This design comes from an exercise in tuning for small area on the open sky130 flow, not from production work. In this exercise RTL edits were held to simulation tests only and were not proved equivalent to the original. Not every run is shown, and edits may drop behaviour that the tests do not exercise. Power figures rest on the tool's default switching activity, not on a simulated workload.

===== run.sh =====
#!/bin/bash
# synth_recipe.tcl (not shown) runs the flow's synth.tcl, then flattens the netlist and writes it again
# the make line also repeats each setting of config.mk as NAME=value (left out here)
make -C /OpenROAD-flow-scripts/flow DESIGN_CONFIG=/design/flow/config.mk WORK_HOME=/design/flow/orfs CLKGATE_MAP_FILE= SYNTH_SCRIPT=/design/flow/synth_recipe.tcl finish

===== config.mk =====
export PLATFORM = sky130hd
export DESIGN_NAME = top
export DESIGN_NICKNAME = top
export VERILOG_FILES = /design/flow/design.v
export SDC_FILE = /design/flow/constraint.sdc
export NUM_CORES = 4
export LEC_CHECK = 0
export CAP_MARGIN = 20
export CORE_MARGIN = 2
export CORE_UTILIZATION = 40
export SLEW_MARGIN = 20

===== constraint.sdc =====
create_clock -name core_clock -period 15.0 [get_ports {clk}]
set_input_delay 3.0000 -clock core_clock [delete_from_list [all_inputs] [get_ports {clk}]]
set_output_delay 3.0000 -clock core_clock [all_outputs]
set_load 0.01 [all_outputs]

===== design.v =====
`timescale 1ns / 1ps
module Thermostat(
    input Reset,
    input Set,
    input Up,
    input Down,
    input clk,
    input [7:0] Temperature, 
    output [7:0] CurrentTemp,
    output [7:0] ChangedTemp    
    );
    reg [7:0] DesiredTmp;
    reg [7:0] tmp;
    reg [7:0] tmp2;
    wire slowclock1;
    wire slowclock2;
    wire tick1;
    wire tick2;
    clock_divider1 CD1(.clk(clk),.reset(Reset),.sclk(slowclock1),.tick(tick1));
    clock_divider2 CD2(.clk(clk),.reset(Reset),.sclk(slowclock2),.tick(tick2));
    always @(posedge clk)
    begin 
        if (Reset)
        begin
            tmp <= Temperature;
        end
        else if (tick1)
        begin
            if (Up)             
            begin 
                if (tmp == 8'b01100011) 
                    tmp <= 8'b01100011; 
                else
                    tmp <= tmp + 1'b1;  
            end
            else if (Down)           
            begin 
                if (tmp == 8'b00000000)  
                    tmp <= 8'b00000000; 
                else
                    tmp <= tmp - 1'b1;    
            end
        end
    end 
    always @(posedge clk)
    begin 
        if (Reset)
        begin 
            DesiredTmp <= Temperature; 
            tmp2 <= Temperature;
        end
        else if (tick2)
        begin
            if(Set)  
                DesiredTmp <= tmp;
            else if (tmp2 < DesiredTmp) 
                tmp2 <= tmp2 + 1'b1;
            else if (tmp2 > DesiredTmp) 
                tmp2 <= tmp2 - 1'b1;
            else if (tmp2 == DesiredTmp) 
                tmp2 <= tmp2;
        end
    end
    assign CurrentTemp = tmp2;
    assign ChangedTemp = tmp;
endmodule
module clock_divider1(
input clk,
input reset,
output reg sclk,
output tick
);
reg [31:0] count;
    always@(posedge clk)
        begin
    if(reset == 1'b1) begin
    count <= 32'd0;
    sclk <= 1'b0;
        end else begin
    if(count == 32'd100) begin 
    count <= 32'd0;
    sclk <= ~sclk;
        end else begin
    count <= count + 1;
        end
    end
    end
    assign tick = (count == 32'd100) && !sclk;
endmodule
module clock_divider2(
input clk,
input reset,
output reg sclk,
output tick
);
reg [31:0] count;
    always@(posedge clk)
        begin
    if(reset == 1'b1) begin
    count <= 32'd0;
    sclk <= 1'b0;
        end else begin
    if(count == 32'd800) begin 
    count <= 32'd0;
    sclk <= ~sclk;
        end else begin
    count <= count + 1;
        end
    end
    end
    assign tick = (count == 32'd800) && !sclk;
endmodule
`timescale 1ns / 1ps
module sseg_display(
    input clk,
    input Reset,
    input [7:0] CurrentTemp,
    input [7:0] ChangedTemp,
    output reg [6:0] sseg_out,  
    output reg [7:0] an_out  
    );
    wire [3:0] current_tens, current_ones;
    assign current_tens = CurrentTemp / 10;            
    assign current_ones = CurrentTemp % 10;            
    wire [3:0] changed_tens, changed_ones;
    assign changed_tens = ChangedTemp / 10;            
    assign changed_ones = ChangedTemp % 10;            
    parameter ZERO  = 7'b0000001;   
    parameter ONE   = 7'b1001111;   
    parameter TWO   = 7'b0010010;   
    parameter THREE = 7'b0000110;   
    parameter FOUR  = 7'b1001100;   
    parameter FIVE  = 7'b0100100;   
    parameter SIX   = 7'b0100000;   
    parameter SEVEN = 7'b0001111;   
    parameter EIGHT = 7'b0000000;   
    parameter NINE  = 7'b0000100;   
    parameter DEG   = 7'b0011100;   
    parameter F     = 7'b0111000;   
    parameter BLANK = 7'b1111111;   
    reg [2:0] an_sel;    
    reg [16:0] counter;  
    always @(posedge clk) begin
        if(Reset)
        begin
            counter <= 0;
            an_sel <= 0;
        end
        else if(counter == 4) 
        begin
            counter <= 0;
            an_sel <=  an_sel + 1;
        end
        else
            counter <=  counter + 1;
    end
    always @(an_sel) begin
        case(an_sel) 
            3'b000 : an_out = 8'b11111110;    
            3'b001 : an_out = 8'b11111101;    
            3'b010 : an_out = 8'b11111011;    
            3'b011 : an_out = 8'b11110111;    
            3'b100 : an_out = 8'b11101111;    
            3'b101 : an_out = 8'b11011111;    
            3'b110 : an_out = 8'b10111111;    
            3'b111 : an_out = 8'b01111111;    
        endcase
    end
        always @*
        case(an_sel)
            3'b000 : sseg_out = F;     
            3'b001 : sseg_out = DEG;   
            3'b010 : begin
                        case(current_ones)  
                            4'b0000 : sseg_out = ZERO;
                            4'b0001 : sseg_out = ONE;
                            4'b0010 : sseg_out = TWO;
                            4'b0011 : sseg_out = THREE;
                            4'b0100 : sseg_out = FOUR;
                            4'b0101 : sseg_out = FIVE;
                            4'b0110 : sseg_out = SIX;
                            4'b0111 : sseg_out = SEVEN;
                            4'b1000 : sseg_out = EIGHT;
                            4'b1001 : sseg_out = NINE;
                            default : sseg_out = BLANK;
                        endcase
                    end
            3'b011 : begin
                        case(current_tens)  
                            4'b0000 : sseg_out = ZERO;
                            4'b0001 : sseg_out = ONE;
                            4'b0010 : sseg_out = TWO;
                            4'b0011 : sseg_out = THREE;
                            4'b0100 : sseg_out = FOUR;
                            4'b0101 : sseg_out = FIVE;
                            4'b0110 : sseg_out = SIX;
                            4'b0111 : sseg_out = SEVEN;
                            4'b1000 : sseg_out = EIGHT;
                            4'b1001 : sseg_out = NINE;
                            default : sseg_out = BLANK;
                        endcase
                    end
            3'b100 : sseg_out = F;
            3'b101 : sseg_out = DEG;
            3'b110 : begin
                        case(changed_ones)  
                            4'b0000 : sseg_out = ZERO;
                            4'b0001 : sseg_out = ONE;
                            4'b0010 : sseg_out = TWO;
                            4'b0011 : sseg_out = THREE;
                            4'b0100 : sseg_out = FOUR;
                            4'b0101 : sseg_out = FIVE;
                            4'b0110 : sseg_out = SIX;
                            4'b0111 : sseg_out = SEVEN;
                            4'b1000 : sseg_out = EIGHT;
                            4'b1001 : sseg_out = NINE;
                            default : sseg_out = BLANK;
                        endcase
                    end
            3'b111 : begin
                        case(changed_tens)  
                            4'b0000 : sseg_out = ZERO;
                            4'b0001 : sseg_out = ONE;
                            4'b0010 : sseg_out = TWO;
                            4'b0011 : sseg_out = THREE;
                            4'b0100 : sseg_out = FOUR;
                            4'b0101 : sseg_out = FIVE;
                            4'b0110 : sseg_out = SIX;
                            4'b0111 : sseg_out = SEVEN;
                            4'b1000 : sseg_out = EIGHT;
                            4'b1001 : sseg_out = NINE;
                            default : sseg_out = BLANK;
                        endcase
                    end
        endcase
endmodule
`timescale 1ns / 1ps
module top(
    input clk,
    input Reset,
    input Set,
    input Up,
    input Down,
    input [7:0] Temperature,
    output [6:0] sseg_out,
    output [7:0] an_out
    );
    wire [7:0] CurrentTemp;
    wire [7:0] ChangedTemp;
    Thermostat thermo(.Reset(Reset), .Set(Set), .Up(Up), .Down(Down), .clk(clk), .Temperature(Temperature), .CurrentTemp(CurrentTemp), .ChangedTemp(ChangedTemp));
    sseg_display sseg(.clk(clk), .Reset(Reset), .CurrentTemp(CurrentTemp), .ChangedTemp(ChangedTemp), .sseg_out(sseg_out), .an_out(an_out));
endmodule

Run 1, track usage over the die:
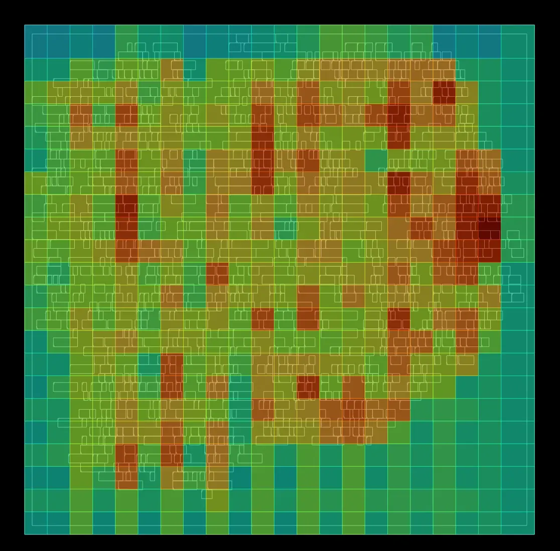
global route hottest layer: met2
Routed WL per cell: 15.6 µm
met1 Usage GRT: 0.267
met3 usage: 0.0276

Run 1, flops by top-level scope:
Other sequential cells in the stronger gray, the rest of the logic in the fainter gray.
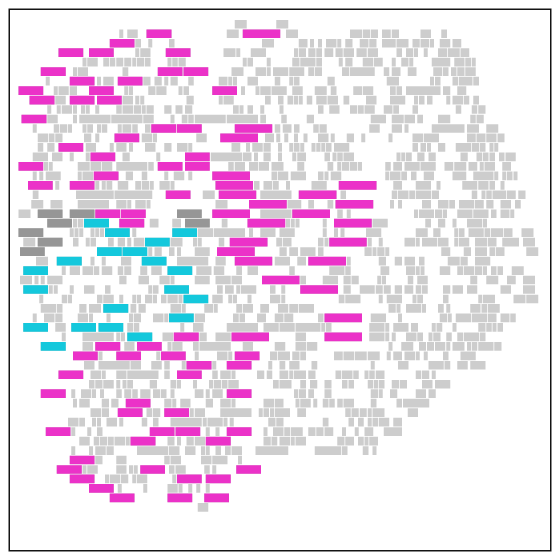
Magenta shows thermo, sequential cells 90. Cyan shows sseg, sequential cells 20, where left middle.
Another 8 sequential cells are not colored.

Run 1, selected gate families:
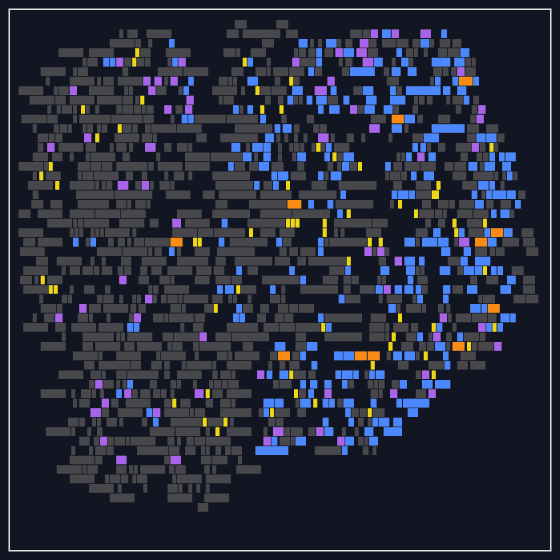
Purple shows and/or cells, cells 67, where spread over the die. Orange shows mux cells, cells 11. Blue shows aoi and oai cells, cells 231. Yellow shows inv cells, cells 64.

==> metrics.md, run 1 <==
| Metric | Value |
|---|---|
| Cell Area, Synth | 9130 µm² |
| Reg-to-reg endpoint | thermo.tmp2[7] |
| Final ANT Viol Nets | 0 |
| Die area | 24000 µm² |
| Most frequent cells in the layout | 148 x nor2_1, 94 x dfxtp_1, 79 x nand2_1 |
| Setup TNS | 0 ns |
| R2R setup slack | 11.43 ns |
| Area post-placement | 9530 µm² |
| Nets | 1216 |
| Mux cell area share after synthesis | 0.0123 |
| Gr ovfl total | 0 |
| Routed vias | 8278 |
| Post-synth EDFFs | 24 |
| Final Hold Vio Count | 0 |
| Syn avg cell area | 7.99 µm² |
| Period utilization | 0.686 |
| Maximum clock frequency | 97.2 MHz |
| 1st-iter DRT viols | 633 |
| Area grow syn2layout | 11.4% |
| Clk sinks | 118 |
| Worst Hold Class | reg2reg |
| Number of hold buffers added after CTS | 0 |
| Register bit total from synthesis | 118 |
| Adder-Cell Fraction of Synth Area | 0.0868 |
| Fin area | 10200 µm² |
| Root Buffer | clkbuf_16 |
| Share of layout cells above drive strength 1 | 0.0710 |
| Crit path DAT | 7.29 ns |
| Pre-antenna DRT Iters | 5 |
| DP HPWL | 16.2 mm |
| P_leak | 3.78 nW |
| Die height | 155 µm |
| Vias per cell | 5.75 |
| Seq/Total Area, Yosys | 0.285 |
| Total setup buffers inserted after CTS | 0 |
| Mapped Cells | 1143 |
| Req. time, crit path | 12.00 ns |
| Crit path launch type | flip-flop |
| Largest net degree at the start of global routing | 52 |
| Skew final | 0.00760 ns |
| Status | no timing/DRC/antenna violations |
| IO Port Bufs | 27 |
| Residual DRC | 0 |
| Initial antenna violation count | 0 |
| Share of the synthesized area in the top cell type | 0.206 |
| Clk Latency, worst-skew pair | 0.41 ns |
| HP Start | thermo.CD2.count[0] |
| Top FF cell, synth | dfxtp_1 |
| Largest family of logic cells by synthesized area | simple AND/OR/NAND/NOR gates |
| Worst-Margin Slew | 0.826 ns |
| Die width | 155 µm |
| CTS tree | built |
| WS Path Type | reg2out |
| Synth area leaders | dfxtp_1 21%, ha_1 8.2%, edfxtp_1 7.9% |
| Max Root-Sink Buffers | 2 |
| Synth warn | 4 |
| RSZ-0062 raised after global routing | false |
| CP endpoint kind | output pin |
| Post-CTS resize count | 0 |
| Row cnt | 55 |
| Starting density of the core | 0.406 |
| Cells on Worst Hold Path | 1 |
| Core Area | 22500 µm² |
| Antenna Cells | 0 |
| IO Count | 28 |
| Worst vdd ir | 0.000127 V |
| Max_slew headroom | 0.449 |
| Power Dens Cells | 181 nW/µm² |
| Crit path time final | 10.29 ns |
| Hold slack | 0.477 ns |
| Tot GR Track Use | 0.188 |
| Hold Path End | thermo.CD2.count[0] |
| Vias in the first global route | 7703 |
| Post-synthesis compound-gate area fraction | 0.215 |
| Netlist cell types | 102 |
| Simple-gate share of the synthesized area | 0.262 |
| H-tree depth | 4 |
| Pwr Total | 1.84 mW |
| Depth of the worst register-to-register path | 14 |
| Synthesized net count | 1217 |
| Leading cell type in the layout, fill and taps excluded | nor2_1 |
| XOR/XNOR Fraction of Synth Area | 0.0862 |
| Reg clk slew, reported paths | 0.06 ns |
| Placer Congestion | 0.853 |
| Crit-path max FO | 16 |
| Final setup viols | 0 |
| Worst R2R Start | thermo.tmp2[5] |
| Global-route wire length before repair | 37.9 mm |
| Total CTS buffers | 17 |
| Max_cap viols | 0 |
| Synth async-reset ratio | 0 |
| Drt total wl | 22.5 mm |
| Area leader, netlist | dfxtp_1 |
| Max Slew Vio Count | 0 |
## run 1: how the worst max path moves through the flow
stage	startpoint	end	slack [ns]
2_1_floorplan	thermo.tmp[6]	sseg_out[6]	6.85
3_3_place_gp	thermo.tmp[6]	sseg_out[0]	5.48
3_5_place_dp	thermo.tmp[6]	sseg_out[0]	5.29
4_1_cts	thermo.tmp[6]	sseg_out[0]	4.83
5_1_grt	thermo.tmp[6]	sseg_out[3]	4.18
6_report	thermo.tmp[6]	sseg_out[0]	4.71
## run 1: kinds of logic after synthesis
family	Yosys count
and+or+nand+nor	475
AOI/OAI and AO/OA	273
DFF	118
buffers and inverters	114
xor gates and xnor gates	89
adders and majority gates	63
muxes	11
## run 1: through the flow
stage,std cells,setup slack [ns],utilization
2_1_floorplan,1143,6.85,-
4_1_cts,1440,4.83,0.452
3_3_place_gp,1408,5.48,0.424
3_5_place_dp,1408,5.29,0.424
5_1_grt,1440,4.18,0.452
6_report,1440,4.71,0.452
## run 1: cells in the mapped netlist (4+ instances only)
cell type and instances:
a211oi_1 11, a21boi_0 5, a21o_1 12, a21oi_1 51, a221oi_1 9, a22oi_1 5
a31oi_1 11, a32oi_1 5, and2_1 7, and3_1 21, and4_1 8, buf_2 7
buf_6 4, clkbuf_1 34, dfxtp_1 94, edfxtp_1 24, ha_1 60, inv_1 60
mux2i_1 9, nand2_1 79, nand2b_1 13, nand3_1 57, nand4_1 22, nor2_1 148
nor2b_1 11, nor3_1 37, nor4_1 20, nor4b_1 5, o211ai_1 8, o21a_1 8
o21ai_0 62, o21ai_1 5, o221ai_1 6, o22ai_1 6, o311ai_0 5, o31ai_1 7
or2_2 5, or3_1 16, xnor2_1 45, xor2_1 43
## run 1: per-layer routing
| metal | wire [µm] | global-route usage | vias to the layer above | part of all wire |
|---|---|---|---|---|
| li1 | - | - | 4163 | - |
| met1 | 11000 | 0.267 | 3888 | 0.49 |
| met4 | 281 | 0.0476 | 0 | 0.013 |
| met2 | 10200 | 0.301 | 201 | 0.45 |
| met5 | 0 | 0 | - | 0 |
| met3 | 971 | 0.0276 | 26 | 0.043 |
## run 1: final cells by class
cell class	instances	area (µm²)
Multi-Input combinational cell	911	6040
Tap cell	285	357
Clock buffer	19	475
Timing Repair Buffer	30	288
Inverter	64	243
Sequential cell	118	2600
Clock inverter	13	155
Fill cell	2246	12300
## run 1: flip-flops by register name, summed over array words and instances, names as in the netlist
register,cells
thermo.CD1.sclk,1
thermo.tmp,8
thermo.CD2.sclk,1
thermo.DesiredTmp,8
thermo.CD1.count,32
sseg.an_sel,3
thermo.tmp2,8
thermo.CD2.count,32
sseg.counter,17
an_out,8
## run 1: critical path, stage by stage (launching register included)
cell and delay, ns:
edfxtp_1 0.65, inv_1 0.27, ha_1 0.25, or2_2 0.29, ha_1 0.50, nand3b_1 0.17
a21oi_2 0.14, o31ai_2 0.55, nor3_1 0.16, a2111oi_4 0.56, nand3_1 0.35, o211ai_1 0.23
nand2_1 0.25, a21o_1 0.27, inv_1 0.14, xnor2_1 0.22, ha_1 0.30, a21oi_1 0.09
o221ai_1 0.20, o41ai_1 0.13, nor4_1 0.39, o32a_1 0.23, clkdlybuf4s50_1 0.53
## run 1: power by group
part	total, mW	internal, mW	switching (mW)
registers	0.398	0.346	0.0525
logic	1.01	0.392	0.621
clock network	0.426	0.269	0.157
## Run 2: files that changed since run 1, shown whole
==> design.v <==
module Thermostat(
    input Reset,
    input Set,
    input Up,
    input Down,
    input clk,
    input [7:0] Temperature, 
    output [7:0] CurrentTemp,
    output [7:0] ChangedTemp
    );
    reg       par;       
    reg [6:0] sa;        
    reg [9:0] sb;        
    reg [7:0] W, T, C;
    wire enda = sa[0] & ~sa[1] & sa[2] & ~sa[3] & ~sa[5];
    wire endb = ~sb[0] & ~sb[3] & sb[4] & ~sb[5] & sb[6] & ~sb[7] & sb[8] & ~sb[9];
    wire clra = Reset | enda;
    wire clrb = Reset | endb;
    wire tick1 = enda & ~par;
    wire tick2 = endb & ~par;
    always @(posedge clk) begin
        par <= ~(par | Reset);
        sa  <= clra ? 7'd0  : {~sa[5:0], ~(sa[0] ^ sa[6])};
        sb  <= clrb ? 10'd0 : {~sb[8:0], ~(sb[0] ^ sb[9])};
    end
    wire satu = (W == 8'd99);
    wire satd = (W == 8'd0);
    wire wup  = tick1 & Up & ~satu;
    wire wdn  = tick1 & ~Up & Down & ~satd;
    wire [8:0] wai, wbi;    
    assign wai[0] = 1'b1;
    assign wbi[0] = 1'b1;
    genvar i;
    generate for (i = 0; i < 8; i = i + 1) begin : gw
        assign wai[i+1] = wai[i] & W[i];
        assign wbi[i+1] = wbi[i] & ~W[i];
    end endgenerate
    wire [7:0] wtog = ({8{wup}} & wai[7:0]) | ({8{wdn}} & wbi[7:0]);
    always @(posedge clk)
        W <= Reset ? Temperature : (W ^ wtog);
    wire [8:0] lt, gt;
    assign lt[0] = 1'b0;
    assign gt[0] = 1'b0;
    generate for (i = 0; i < 8; i = i + 1) begin : gc
        assign lt[i+1] = (~C[i] & T[i]) | (~C[i] & lt[i]) | (T[i] & lt[i]);
        assign gt[i+1] = (C[i] & ~T[i]) | (C[i] & gt[i]) | (~T[i] & gt[i]);
    end endgenerate
    wire cmove = tick2 & ~Set;
    wire cup = cmove & lt[8];
    wire cdn = cmove & gt[8];
    wire [8:0] cai, cbi;
    assign cai[0] = 1'b1;
    assign cbi[0] = 1'b1;
    generate for (i = 0; i < 8; i = i + 1) begin : gcc
        assign cai[i+1] = cai[i] & C[i];
        assign cbi[i+1] = cbi[i] & ~C[i];
    end endgenerate
    wire [7:0] ctog = ({8{cup}} & cai[7:0]) | ({8{cdn}} & cbi[7:0]);
    always @(posedge clk)
        C <= Reset ? Temperature : (C ^ ctog);
    wire tload = tick2 & Set;
    always @(posedge clk)
        T <= Reset ? Temperature : tload ? W : T;
    assign CurrentTemp = C;
    assign ChangedTemp = W;
endmodule
module div10_step(
    input  [3:0] a,       
    output       q,
    output [2:0] m        
    );
    assign q    = a[3] | (a[2] & (a[1] | a[0]));
    assign m[2] = (a[2] & ~a[1] & ~a[0]) | (a[3] & a[0]);
    assign m[1] = (a[1] & (~a[2] | a[0])) | (a[3] & ~a[0]);
    assign m[0] = (~a[3] & ~a[2] & a[0]) | (a[2] & a[1] & ~a[0]) | (a[3] & ~a[0]);
endmodule
module sseg_display(
    input clk,
    input Reset,
    input [7:0] CurrentTemp,
    input [7:0] ChangedTemp,
    output reg [6:0] sseg_out,
    output [7:0] an_out
    );
    reg [2:0] cnt;    
    reg [2:0] sel;    
    wire cend = cnt[0] & cnt[2];
    always @(posedge clk) begin
        cnt <= (Reset | cend) ? 3'd0 : {~cnt[1:0], cnt[0] | cnt[1]};
        if (Reset)
            sel <= 3'd0;
        else if (cend)
            sel <= sel + 3'd1;
    end
    assign an_out = ~(8'd1 << sel);
    wire [7:0] v = sel[2] ? ChangedTemp : CurrentTemp;
    wire [3:0] q;
    wire [2:0] m4, m3, m2, m1, m0;
    wire unused_q4;
    div10_step s4(.a({1'b0, v[7:5]}), .q(unused_q4), .m(m4));
    div10_step s3(.a({m4, v[4]}), .q(q[3]), .m(m3));
    div10_step s2(.a({m3, v[3]}), .q(q[2]), .m(m2));
    div10_step s1(.a({m2, v[2]}), .q(q[1]), .m(m1));
    div10_step s0(.a({m1, v[1]}), .q(q[0]), .m(m0));
    wire [3:0] r = {m0, v[0]};
    wire [3:0] dig = sel[0] ? q : r;
    always @* begin
        if (!sel[1])
            sseg_out = sel[0] ? 7'b0011100 : 7'b0111000;
        else case (dig)
            4'd0: sseg_out = 7'b0000001;
            4'd1: sseg_out = 7'b1001111;
            4'd2: sseg_out = 7'b0010010;
            4'd3: sseg_out = 7'b0000110;
            4'd4: sseg_out = 7'b1001100;
            4'd5: sseg_out = 7'b0100100;
            4'd6: sseg_out = 7'b0100000;
            4'd7: sseg_out = 7'b0001111;
            4'd8: sseg_out = 7'b0000000;
            4'd9: sseg_out = 7'b0000100;
            default: sseg_out = 7'b1111111;
        endcase
    end
endmodule
module top(
    input clk,
    input Reset,
    input Set,
    input Up,
    input Down,
    input [7:0] Temperature,
    output [6:0] sseg_out,
    output [7:0] an_out
    );
    wire [7:0] CurrentTemp;
    wire [7:0] ChangedTemp;
    Thermostat thermo(.Reset(Reset), .Set(Set), .Up(Up), .Down(Down), .clk(clk), .Temperature(Temperature), .CurrentTemp(CurrentTemp), .ChangedTemp(ChangedTemp));
    sseg_display sseg(.clk(clk), .Reset(Reset), .CurrentTemp(CurrentTemp), .ChangedTemp(ChangedTemp), .sseg_out(sseg_out), .an_out(an_out));
endmodule
==> config.mk <==
export PLATFORM = sky130hd
export DESIGN_NAME = top
export DESIGN_NICKNAME = top
export VERILOG_FILES = /design/flow/design.v
export SDC_FILE = /design/flow/constraint.sdc
export NUM_CORES = 4
export LEC_CHECK = 0
export ABC_AREA = 1
export CAP_MARGIN = 20
export CORE_MARGIN = 2
export CORE_UTILIZATION = 40
export SLEW_MARGIN = 20
Run 2, track usage over the die:
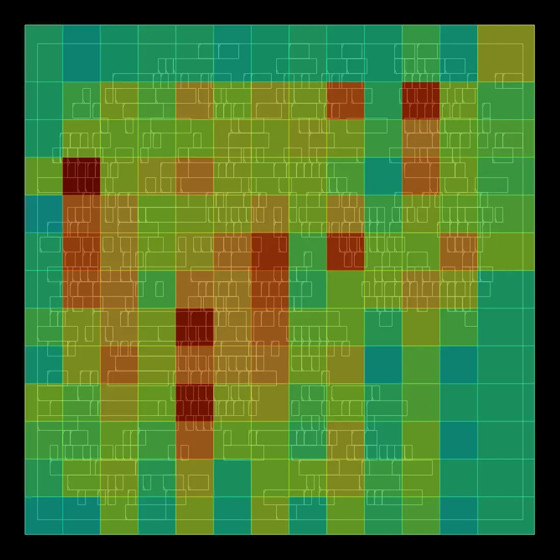
final core utilization: 0.466
Tot GR Track Use: 0.180
met2 Use GR: 0.298

Run 2, flops by top-level scope:
Other cells in gray.
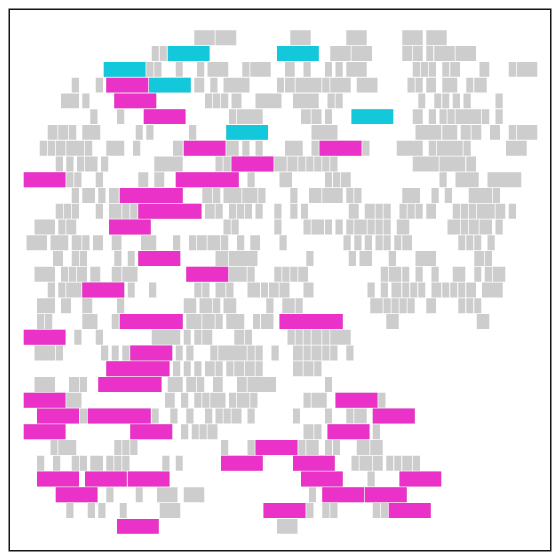
Magenta shows thermo, sequential cells 42. Cyan shows sseg, sequential cells 6.
Finished Layout Cells: 620
die area: 8690 µm²

==> metrics.md, run 2 <==
| Metric | Value |
|---|---|
| Max_cap viols | 0 |
| Synth area leaders | dfxtp_1 25%, nand2_1 17%, nor2_1 8.0% |
| Die height | 93.2 µm |
| IO Port Bufs | 27 |
| Core Area | 7730 µm² |
| Worst vdd ir | 0.0000490 V |
| Adder-Cell Fraction of Synth Area | 0.0503 |
| Max_slew headroom | 0.517 |
| Mux cell area share after synthesis | 0 |
| IO Count | 28 |
| Most frequent cells in the layout | 148 x nand2_1, 68 x nor2_1, 61 x inv_1 |
| Synth warn | 2 |
| Worst Hold Class | reg2reg |
| Number of hold buffers added after CTS | 0 |
| Buf/Inv on CP | 4 |
| Netlist cell types | 41 |
| Setup TNS | 0 ns |
| DP HPWL | 5.71 mm |
| Max Slew Vio Count | 0 |
| P_leak | 1.75 nW |
| Crit path launch type | flip-flop |
| RSZ-0062 raised after global routing | false |
| Cell Area, Synth | 3180 µm² |
| CTS tree | built |
| Post-synth top cells | 148 x nand2_1, 68 x nor2_1, 61 x inv_1, 40 x dfxtp_1, 37 x nand3_1 |
| Routed vias | 3010 |
| Largest family of logic cells by synthesized area | simple AND/OR/NAND/NOR gates |
| Drt total wl | 7.27 mm |
| Vias per cell | 4.85 |
| Period utilization | 0.463 |
| Share of layout cells above drive strength 1 | 0.0792 |
| Crit path DAT | 3.95 ns |
| Max FFs per register | 10 |
| Simple-gate share of the synthesized area | 0.400 |
| Area grow syn2layout | 13.2% |
| Top Family by Delay on Critical Path | simple AND/OR/NAND/NOR gates |
| Mapped Cells | 493 |
| Synth async-reset ratio | 0 |
| Power Dens Cells | 98.7 nW/µm² |
| Final Hold Vio Count | 0 |
| Largest net degree at the start of global routing | 26 |
| Post-synthesis compound-gate area fraction | 0.105 |
| Worst R2R Start | thermo.sb[7] |
| Worst-Margin Slew | 0.717 ns |
| Cell with the most instances after synthesis | nand2_1 |
| Post-CTS resize count | 0 |
| Clk sinks | 48 |
| Total setup buffers inserted after CTS | 0 |
| Syn avg cell area | 6.46 µm² |
| Clk Latency, worst-skew pair | 0.30 ns |
| Worst setup startpoint | sseg.sel[2] |
| Crit-path max FO | 19 |
| Initial antenna violation count | 0 |
| Root Buffer | clkbuf_8 |
| Worst path most repeated cell | nand2_1 |
| Hold slack | 0.389 ns |
| H-tree depth | 2 |
| Most flops, register | thermo.sb |
| Area leader, netlist | dfxtp_1 |
| Leading cell type in the layout, fill and taps excluded | nand2_1 |
| XOR/XNOR Fraction of Synth Area | 0.0165 |
| WS Path Type | reg2out |
| Residual DRC | 0 |
| Post-synth EDFFs | 8 |
| Routed WL per cell | 11.7 µm |
| Row cnt | 32 |
| Reg clk slew, reported paths | 0.09 ns |
| Req. time, crit path | 12.00 ns |
| Die width | 93.2 µm |
| Total CTS buffers | 5 |
| Crit path time final | 6.95 ns |
| Max Root-Sink Buffers | 2 |
| Skew final | 0.00759 ns |
| Final worst slack | 8.05 ns |
| Pre-CTS setup slack | 8.43 ns |
| Pre-antenna DRT Iters | 4 |
| Share of the synthesized area in the top cell type | 0.252 |
| Maximum clock frequency | 144 MHz |
| Final ANT Viol Nets | 0 |
| Starting density of the core | 0.412 |
| Nets | 542 |
| Seq/Total Area, Yosys | 0.327 |
| 1st-iter DRT viols | 114 |
| CP endpoint kind | output pin |
| Global-route wire length before repair | 12.7 mm |
| Synthesized net count | 518 |
| Status | no timing/DRC/antenna violations |
| HP Start | thermo.sb[1] |
| CP max stage delay | 0.79 ns |
| Gr ovfl total | 0 |
| Antenna Cells | 0 |
| Final setup viols | 0 |
| Vias in the first global route | 2832 |
| Top FF cell, synth | dfxtp_1 |
| CP max stage cell | dfxtp_1 |
| Register bit total from synthesis | 48 |
| Placer Congestion | 0.884 |
Run 2, selected gate families:
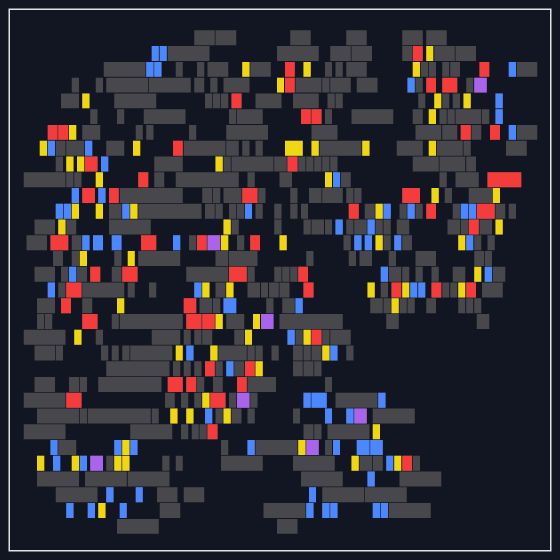
Yellow shows inv cells, cells 67, where spread over the die. Blue shows nor cells, cells 74, where spread over the die. Purple shows and/or cells, cells 7. Red shows aoi and oai cells, cells 54.

run 2: cell types whose count changed after synthesis, moves of 17 or more:
cell / delta
nor2_1: -80
ha_1: -48
clkbuf_1: -27
o21ai_0: -42
a21oi_1: -38
dfxtp_1: -54
xor2_1: -38
nand3_1: -20
nand2_1: +69
xnor2_1: -44
nor3_1: -35
nor4_1: -17
and3_1: -20
run 2: cells by family after synthesis:
logic type	after synthesis
flip-flops	48
XOR/XNOR	6
AO/OA/AOI/OAI	55
adder cells (fa/ha/maj)	13
buffers and inverters	77
AND/OR/NAND/NOR	294
run 2: per-layer routing:
| metal | track usage | vias to the layer above | part of all wire | routed length, µm |
|---|---|---|---|---|
| li1 | - | 1612 | - | - |
| met1 | 0.238 | 1358 | 0.50 | 3600 |
| met2 | 0.298 | 31 | 0.46 | 3370 |
| met3 | 0.0234 | 9 | 0.026 | 188 |
| met4 | 0.0723 | 0 | 0.016 | 113 |
| met5 | 0 | - | 0 | 0 |
run 2: report_power, final:
group	total, mW	switching, mW	internal, mW
registers	0.155	0.0120	0.143
clock network	0.0769	0.0443	0.0326
logic	0.124	0.0777	0.0462
run 2: final timing paths:
path	to	slack, ns	cells after the start
max	sseg_out[2]	8.05	25
min	thermo.sb[2]	0.39	1
max reg2reg	thermo.C[5]	12.76	12
min reg2reg	thermo.sb[2]	0.39	1
run 2: final cells by class:
type                            instances  area (µm²)
Clock buffer                            5        68.8
Fill cell                             795        4120
Sequential cell                        48        1040
Clock inverter                          3        17.5
Inverter                               67         256
Multi-Input combinational cell        368        1820
Tap cell                              102         128
Timing Repair Buffer                   27         270
run 2: stage by stage:
stage	instances	total power, mW	area, µm²
after floorplan	493	0.251	3180
after global placement	612	0.281	3520
after detailed placement	612	0.281	3520
after CTS	620	0.358	3600
after global routing	620	0.385	3600
final	620	0.356	3600
run 2: worst reg2reg max path, delay by kind of cell (launching register included):
kind             cells  cell delay, ns
and+or+nand+nor     12            1.84
DFF                  1            0.32

## what the ideal ports hide
How much do the figures lean on ideal ports? The routed layouts below were timed once more, with nothing changed but the port constraints. Step 1 assumes that a clkbuf_16 drives the clock port and a buf_2 every other input. Step 2 times the ports against the registers' clock, not the clock port: input delays grow and output delays shrink by t, the midpoint of the rising clock arrivals with the driver on. Slacks: ideal / step 1 / step 2; pairs: ideal / step 1.
run	t (ns)	slack for setup (ns)	worst setup path at the end
run 1	0.444	4.711 / 4.672 / 5.116	register to output
run 2	0.330	8.054 / 8.020 / 8.350	register to output
After both steps setup and hold are still met in every run listed.
